Context: an optimization exercise on an open-source flow, tuned for small area and a short achievable clock period. The choices shown serve that exercise and are no tape-out recipe.
RTL that was checked went through simulation tests only; none was proved equivalent to the original.
Some runs may be left out. An edit can pass the tests and still lose a function that they never use.
Only the layout flow was run in run 2; the RTL was not checked for function there.

==> run_1/density.png <==
The bar under the picture is 200 µm long. The die is cut into 30 by 30 equal tiles; dark blue is low, red is high, 0 to 100% covered.
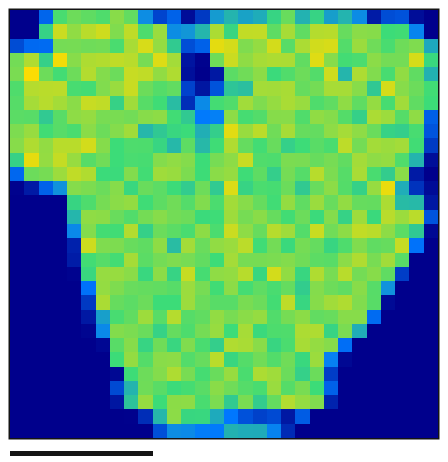
==> run_1/final_routing.png <==
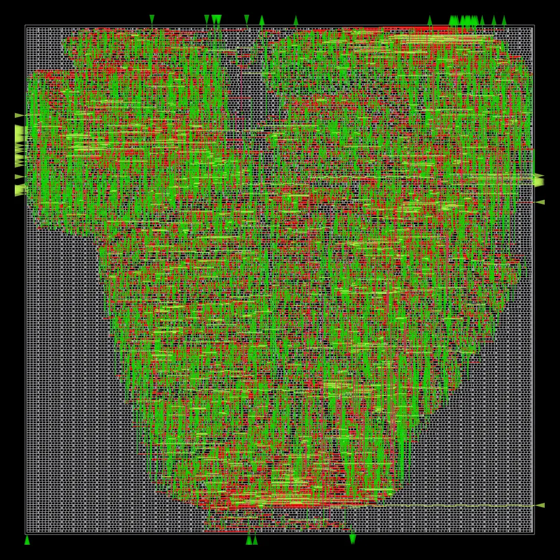
==> run_1/port_nets.png <==
The bar under the picture is 200 µm long.
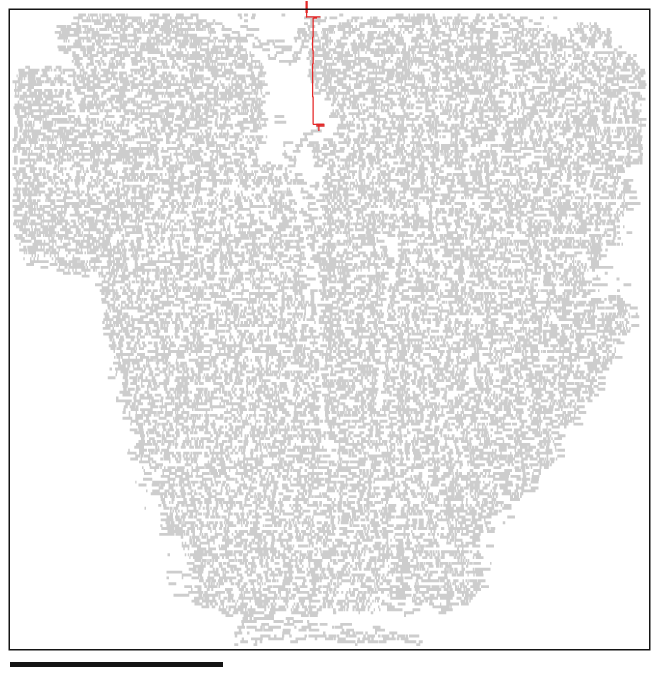
File: flow/run.sh
#!/bin/bash
# synth_recipe.tcl (not shown) runs the flow's synth.tcl, then flattens the netlist and writes it again
# the make line also repeats each setting of config.mk as NAME=value (left out here)
make -C /OpenROAD-flow-scripts/flow DESIGN_CONFIG=/design/flow/config.mk WORK_HOME=/design/flow/orfs CLKGATE_MAP_FILE= SYNTH_SCRIPT=/design/flow/synth_recipe.tcl finish
File: flow/config.mk
export PLATFORM = sky130hd
export DESIGN_NAME = costas
export DESIGN_NICKNAME = costas
export VERILOG_FILES = /design/flow/design.v
export SDC_FILE = /design/flow/constraint.sdc
export NUM_CORES = 4
export LEC_CHECK = 0
export CAP_MARGIN = 20
export CORE_MARGIN = 2
export CORE_UTILIZATION = 40
export SLEW_MARGIN = 20
File: flow/constraint.sdc
create_clock -name core_clock -period 14.5 [get_ports {s00_axis_aclk}]
set_input_delay 2.9000 -clock core_clock [delete_from_list [all_inputs] [get_ports {s00_axis_aclk}]]
set_output_delay 2.9000 -clock core_clock [all_outputs]
set_load 0.01 [all_outputs]
File: flow/design.v
`timescale 1ns/1ps
module costas #
    (
        parameter integer C_S00_AXIS_TDATA_WIDTH    = 32,
        parameter integer C_M00_AXIS_TDATA_WIDTH    = 32
    )
    (
        input  wire                          s00_axis_aclk,
        input  wire                          s00_axis_aresetn,
        input  wire                          s00_axis_tlast,
        input  wire                          s00_axis_tvalid,
        input  wire [C_S00_AXIS_TDATA_WIDTH-1 : 0] s00_axis_tdata,
        input  wire [(C_S00_AXIS_TDATA_WIDTH/8)-1: 0] s00_axis_tstrb,
        output reg                           s00_axis_tready,
        input  wire                          m00_axis_aclk,
        input  wire                          m00_axis_aresetn,
        input  wire                          m00_axis_tready,
        output reg                           m00_axis_tvalid,
        output reg                           m00_axis_tlast,
        output reg [C_M00_AXIS_TDATA_WIDTH-1 : 0] m00_axis_tdata,
        output reg [(C_M00_AXIS_TDATA_WIDTH/8)-1: 0] m00_axis_tstrb
    );
    localparam integer STAGES = 16;
    function automatic logic signed [15:0] CORDIC_ANGLES(input integer idx);
        case (idx)
            0: CORDIC_ANGLES = 16'd8192;
            1: CORDIC_ANGLES = 16'd4836;
            2: CORDIC_ANGLES = 16'd2555;
            3: CORDIC_ANGLES = 16'd1297;
            4: CORDIC_ANGLES = 16'd651;
            5: CORDIC_ANGLES = 16'd326;
            6: CORDIC_ANGLES = 16'd163;
            7: CORDIC_ANGLES = 16'd81;
            8: CORDIC_ANGLES = 16'd41;
            9: CORDIC_ANGLES = 16'd20;
            10: CORDIC_ANGLES = 16'd10;
            11: CORDIC_ANGLES = 16'd5;
            12: CORDIC_ANGLES = 16'd3;
            13: CORDIC_ANGLES = 16'd1;
            14: CORDIC_ANGLES = 16'd1;
            default: CORDIC_ANGLES = 16'd0;
        endcase
    endfunction
    logic signed [31:0] freq;
    logic signed [31:0] error;
    logic signed [31:0] beta_error;
    logic signed [15:0] phase;
    logic signed [31:0] new_freq;
    logic signed [15:0] new_phase;
    logic signed [15:0] phase_inc;
    logic signed [31:0] unscaled_new_phase;
    logic signed [31:0] px [0:STAGES];
    logic signed [31:0] py [0:STAGES];
    logic signed [15:0] pz [0:STAGES];
    logic pvalid [0:STAGES];
    logic plast  [0:STAGES];
    logic [3:0] pstrb  [0:STAGES];
    logic signed [15:0] x0;
    logic signed [15:0] y0;
    assign x0 = s00_axis_tdata[15:0];
    assign y0 = s00_axis_tdata[31:16];
    always @(posedge s00_axis_aclk) begin
        if (!s00_axis_aresetn) begin
            for (integer i=0; i <= STAGES; i=i+1) begin
                px[i] <= 0;
                py[i] <= 0;
                pz[i] <= 0;
                pvalid[i] <= 0;
                plast[i] <= 0;
                pstrb[i] <= 0;
            end
            phase <= 0;
            freq <= 0;
        end else begin
            if (s00_axis_tvalid && s00_axis_tready) begin
                if ($signed(-phase) > $signed(16384) || $signed(-phase) < $signed(-16384)) begin
                    px[0] <= $signed(-x0 * $signed(39796));
                    py[0] <= $signed(-y0 * $signed(39796));
                    pz[0] <= -phase + 32768;
                end else begin
                    px[0] <= $signed(x0 * $signed(39796));
                    py[0] <= $signed(y0 * $signed(39796));
                    pz[0] <= -phase;
                end
                pvalid[0] <= 1;
                plast[0]  <= s00_axis_tlast;
                pstrb[0]  <= s00_axis_tstrb;
            end else begin
                pvalid[0] <= 0;
                plast[0]  <= 0;
                pstrb[0]  <= 0;
            end
            for (integer i = 0; i < STAGES; i = i + 1) begin
                if (pz[i] > 0) begin
                    px[i+1] <= $signed(px[i] - $signed(py[i] >>> i));
                    py[i+1] <= $signed(py[i] + $signed(px[i] >>> i));
                    pz[i+1] <= $signed($signed(pz[i]) - $signed(CORDIC_ANGLES(i)));
                end else begin
                    px[i+1] <= $signed(px[i] + $signed(py[i] >>> i));
                    py[i+1] <= $signed(py[i] - $signed(px[i] >>> i));
                    pz[i+1] <= $signed($signed(pz[i]) + $signed(CORDIC_ANGLES(i)));
                end
                pvalid[i+1] <= pvalid[i];
                plast[i+1] <= plast[i];
                pstrb[i+1] <= pstrb[i];
            end
            if(pvalid[STAGES]) begin
                freq <= new_freq;
                phase <= new_phase;
            end
        end
    end
    logic signed [31:0] final_x;
    logic signed [31:0] final_y;
    always_comb begin
        s00_axis_tready = m00_axis_tready;
        final_x = px[STAGES] >>> 16;
        final_y = py[STAGES] >>> 16;
        error = final_x * final_y;
        beta_error = ((error * 20) >>> 10);
        new_freq = (freq + beta_error);
        unscaled_new_phase = new_freq + (error >>> 1);
        phase_inc = ($signed({{6{unscaled_new_phase[31]}}, unscaled_new_phase}) * 11) >>> 10;
        new_phase = phase + phase_inc[15:0];
        m00_axis_tdata = {final_y[15:0], final_x[15:0]};
        m00_axis_tvalid = pvalid[STAGES];
        m00_axis_tstrb = pstrb[STAGES];
        m00_axis_tlast = plast[STAGES];
    end
endmodule
==> run notes, run 1 <==
Number of maximum-capacitance violations -> 0
Share of the yosys chip area belonging to registers -> 20.4%
Layout filler cell count -> 35,547
Sum of net half-perimeters after detailed placement -> 293,000 µm
Final Hold Fails -> 0
Worst-case clock buffer depth -> 4
Synthesis-to-finish area growth -> 9.39%
Max stage delay on crit path -> 0.55 ns
FF+latch area -> 28,900 µm²
Number of global-route vias before repair -> 110,098
Die width -> 599 µm
Grt peak-use layer -> met2
Path category of the worst min-delay check -> register to register
Result of the run -> complete, no violations
Clock sink count -> 1,444
F_max -> 0.0722 GHz
Flip-flop and latch count after synthesis -> 1,444
CTS H-tree lvls -> 4
GRT overflow -> 0
Max transition margin -> 24.7%
Most used flip-flop cell after synthesis -> dfxtp_1
Reg2Reg Depth -> 66
Final design utilization -> 43.9%
Synthesized Nets -> 19,741
Total clock buffers created by CTS -> 178
Count of boundary I/O pins -> 82
Area of the core -> 352,000 µm²
Crit end category -> register
Met1 track demand over resource in global routing -> 27.0%
End of the worst register-to-register path -> phase[15]
Root buffer cell -> clkbuf_16
Final critical-path share of the clock period -> 95.5%
Antenna violations before repair -> 5
Startpoint kind of the worst setup timing path -> register
Die footprint -> 359,000 µm²
Cell count of the worst hold path -> 1
Number of hold buffers added after CTS -> 0
Critical hold path startpoint -> pstrb[14][3]
Total routing usage reported by global routing -> 19.9%
Slowest cell on the critical path -> fa_1
1st-iter DRT viols -> 6,166
Met2 track demand over resource -> 33.9%
Reg2Reg Launch Point -> py[16][20]
Setup slack after placement -> 0.157 ns
Worst setup skew after layout -> 0.0539 ns
Arrival time worst endpoint -> 14.59 ns
Design area -> 155,000 µm²
Notes on density.png above:
The mean over all tiles is 42%. The emptiest ninth of the die: south-west. The fullest tile reaches 75%.

Notes on final_routing.png above:
M1 WL: 171,000 µm
total number of vias: 113,941

Notes on port_nets.png above:
m00_axis_tvalid: marked red, bits 1, direction output, edge north, end cells 1, wire 142 µm.

==> run 1: worst max-delay path, delay by kind of cell (launching register included) <==
kind                       cells  cell delay [ns]
buffers and inverters         10             0.81
muxes                          1             0.15
xor gates and xnor gates       7             1.26
and+or+nand+nor               16             2.49
AOI/OAI and AO/OA             17             3.13
DFF                            1             0.33
adders and majority gates     15             5.57
==> run 1: state kept, by name, summed over array words and instances (netlist names) <==
register / cells
pstrb: 68
pz: 256
plast: 17
phase: 16
py: 523
freq: 26
px: 521
pvalid: 17
==> run 1: per-stage QoR <==
stage / hold WS (ns) / cells
after floorplan: 0.412 / 16945
after global placement: 0.413 / 21534
after detailed placement: 0.417 / 21534
after CTS: 0.426 / 21858
after global routing: 0.436 / 21875
final: 0.420 / 21878
==> run 1: per-layer routing <==
layer  routed length (µm)  share of wire [%]  up-vias
met1               171000                 47    54135
li1                     -                  -    57606
met2               170000                 47     1756
met3                13500                3.7      444
met4                 7760                2.1        0
met5                    0                  0        -
==> run 1: worst max path at each step <==
stage,from,endpoint,cells past startpoint
floorplan,py[16][17],phase[15],65
global placement,px[16][21],phase[15],67
detailed placement,px[16][21],phase[15],67
CTS,px[16][21],phase[15],67
global route,py[16][20],phase[15],68
finish,py[16][20],phase[15],66
==> run 1: what timing repair did <==
action                     4_1_cts  5_1_grt
setup endpoints to repair        0        4
setup buffers                    0       15
gates resized for setup          0       71
hold endpoints to repair         0        0
==> run 1: Yosys cell counts, types with 260 or more instances <==
| master | instances | share of area, % |
|---|---|---|
| ha_1 | 1942 | 17 |
| nor2_1 | 1815 | 4.8 |
| inv_1 | 1748 | 4.6 |
| dfxtp_1 | 1444 | 20 |
| a21oi_1 | 1307 | 4.6 |
| nand2_1 | 1035 | 2.7 |
| xnor2_1 | 1017 | 6.3 |
| fa_1 | 811 | 11 |
| xor2_1 | 808 | 5.0 |
| o21ai_0 | 651 | 2.3 |
| and2_1 | 432 | 1.9 |
| nor3_1 | 385 | 1.4 |
| a21o_1 | 362 | 1.9 |
| clkbuf_1 | 358 | 0.95 |
| nand3_1 | 260 | 0.92 |
==> run 1: cell families after synthesis <==
| group | Yosys count | share of synthesized area (%) |
|---|---|---|
| compound gates | 3507 | 15.5 |
| xor+xnor | 1829 | 11.3 |
| fa+ha+maj | 2753 | 28.6 |
| buf+inv | 2157 | 5.76 |
| flops | 1444 | 20.4 |
| mux | 168 | 1.23 |
| simple gates | 5087 | 17.1 |
==> run 1: area by class of cell <==
class / instances / share of cell area (%)
Multi-Input combinational cell: 13344 / 67.7
Sequential cell: 1444 / 18.7
Inverter: 1755 / 4.26
Tap cell: 4730 / 3.82
Clock buffer: 233 / 3.22
Timing Repair Buffer: 277 / 1.50
Clock inverter: 91 / 0.812
Antenna cell: 4 / 0.00646
## Run 2: large edit since run 1, in outline
flow/design.v: 130 -> 10191 lines; modules unchanged: 0
  costas: edited, 129 -> 10190 lines
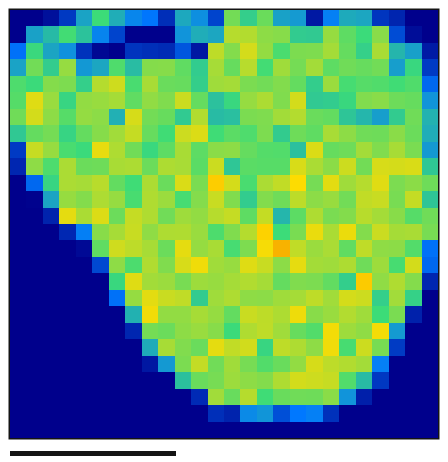
(run_2/density.png)
The bar under the picture is 200 µm long. The die is cut into 26 by 26 equal tiles; dark blue is low, red is high, 0 to 100% covered.
0.60% of the tiles are over 75% full. 23% of the tiles are nearly empty. The mean over all tiles is 42%. The emptiest ninth of the die: south-west. The fullest tile reaches 80%.

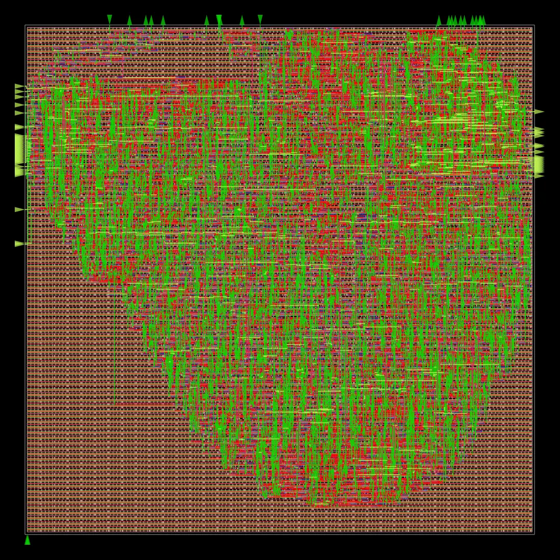
(run_2/final_routing.png)
M1 WL: 102,000 µm
highest signal layer in the routed design: met4
post-detailed-routing wire length: 229,000 µm
total routing usage reported by global routing: 17.2%
Met3 Routed Length: 7030 µm

==> run 2 against run 1 <==
  * Worst setup slack improved by 4.1 ns
  * Global-route usage fell by 2.7 points
  * Non-clock buffer count fell by 133
  * Worst hold slack got worse by 0.10 ns
  * Critical path type unchanged
  * Critical path depth fell by 30
  * Clock-buffer cell count fell by 32
  * Fmax rose by 41%
  * Highest routed layer unchanged
  * Routed wire length fell by 37%
  * Utilization rose by 0.18 points
==> run notes, run 2 <==
Share of the yosys chip area belonging to registers -> 25.7%
Grt peak-use layer -> met2
Number of hold buffers added after CTS -> 0
Antenna violations before repair -> 2
Most common cell in the netlist -> inv_1
Max stage delay on crit path -> 0.63 ns
Final critical-path share of the clock period -> 67.5%
Startpoint kind of the worst setup timing path -> register
Die width -> 517 µm
Setup slack after placement -> 4.63 ns
Max transition margin -> 28.2%
Flip-flop and latch count after synthesis -> 1,349
CTS H-tree lvls -> 4
Area of the core -> 262,000 µm²
Result of the run -> complete, no violations
1st-iter DRT viols -> 3,143
Path category of the worst min-delay check -> register to register
Post-CTS sizing -> 0
Total clock buffers created by CTS -> 166
Root buffer cell -> clkbuf_16
Arrival time worst endpoint -> 10.46 ns
Worst Hold Slack -> 0.318 ns
Clock sink count -> 1,349
Worst setup skew after layout -> 0.0649 ns
Synthesized Nets -> 13,327
Number of global-route vias before repair -> 75,496
Sum of net half-perimeters after detailed placement -> 186,000 µm
Final design utilization -> 44.1%
Synthesis-to-finish area growth -> 9.90%
Critical hold path startpoint -> sb[7][3]
Design area -> 116,000 µm²
FF+latch area -> 27,000 µm²
F_max -> 0.102 GHz
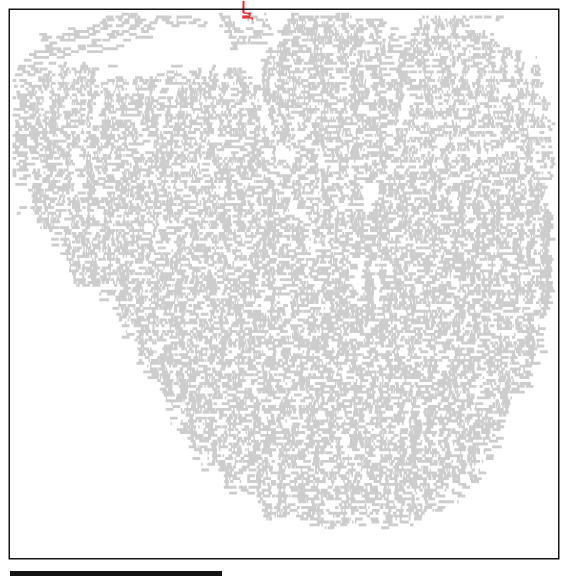
(run_2/port_nets.png)
The bar under the picture is 200 µm long.
m00_axis_tvalid: marked red, bits 1, direction output, edge north, end cells 1, wire 18.1 µm.

[run 2: cell count changes in the layout (fill, tap and decap cells not counted), sizes merged, moves of 258 or more]
cell and change:
a21oi -746, and2 -363, ha -675, nand2 -574, nor2 -1337, nor3 -258
o21ai -344, xnor2 +266, xor2 -436
[run 2: cell type report]
cell class | count | area share, %
antenna | 2 | 0.00433
clock buffer | 201 | 3.93
clock inverter | 87 | 0.999
inverter | 1932 | 6.28
multi-input combinational | 7600 | 60.5
sequential | 1349 | 23.4
tap | 3515 | 3.81
timing repair buffer | 144 | 1.10
[run 2: layer usage]
| layer | wire length, µm | vias to the layer above | share of wire, % |
|---|---|---|---|
| li1 | - | 36361 | - |
| met1 | 102000 | 35047 | 44 |
| met2 | 115000 | 1021 | 50 |
| met3 | 7030 | 360 | 3.1 |
| met4 | 5720 | 0 | 2.5 |
| met5 | 0 | - | 0 |
[run 2: path summary, 6_finish.rpt]
kind,to,cells past startpoint
hold reg to reg,sb[8][3],0
setup / recovery,py2[31],36
setup reg to reg,py2[31],36
hold / removal,sb[8][3],0
[run 2: cell families (layout without fill, tap and decap cells)]
group | after synthesis | in the layout | share of synthesized area (%)
xor gates and xnor gates | 1656 | 1656 | 13.8
and+or+nand+nor | 1804 | 1804 | 8.29
DFF | 1349 | 1349 | 25.7
buffers and inverters | 2223 | 2364 | 8.01
AOI/OAI and AO/OA | 1907 | 1907 | 11.8
other | 0 | 2 | 0
adders and majority gates | 2171 | 2171 | 31.7
muxes | 62 | 62 | 0.615
[run 2: worst max-delay path: cells and delay by family (launching register included)]
kind | cells | cell delay [ns]
xor+xnor | 4 | 0.60
fa+ha+maj | 6 | 2.32
compound gates | 14 | 3.80
buf+inv | 4 | 0.80
simple gates | 8 | 1.73
flops | 1 | 0.40

re-timing with driven ports:
In the flow no input, the clock included, has a driving cell. The finished layouts below were timed again as built, in two steps. Step 1, drivers: a clkbuf_16 drives s00_axis_aclk and a buf_2 each remaining input, both assumed. Step 2, shift: input delay + t, output delay - t, t = (earliest + latest rising clock arrival at the registers) / 2. This alone moves slack from input paths to output paths. a / b / c = ideal / step 1 / step 2; a / b = the first two.
run	shift t [ns]	setup slack, ns	slew at the worst register clock pin (ns)
run 1	0.953	0.649 / 0.649 / 0.649	0.08 / 0.08
run 2	0.900	4.708 / 4.708 / 4.708	0.07 / 0.07
After both steps every run listed still meets setup and hold.
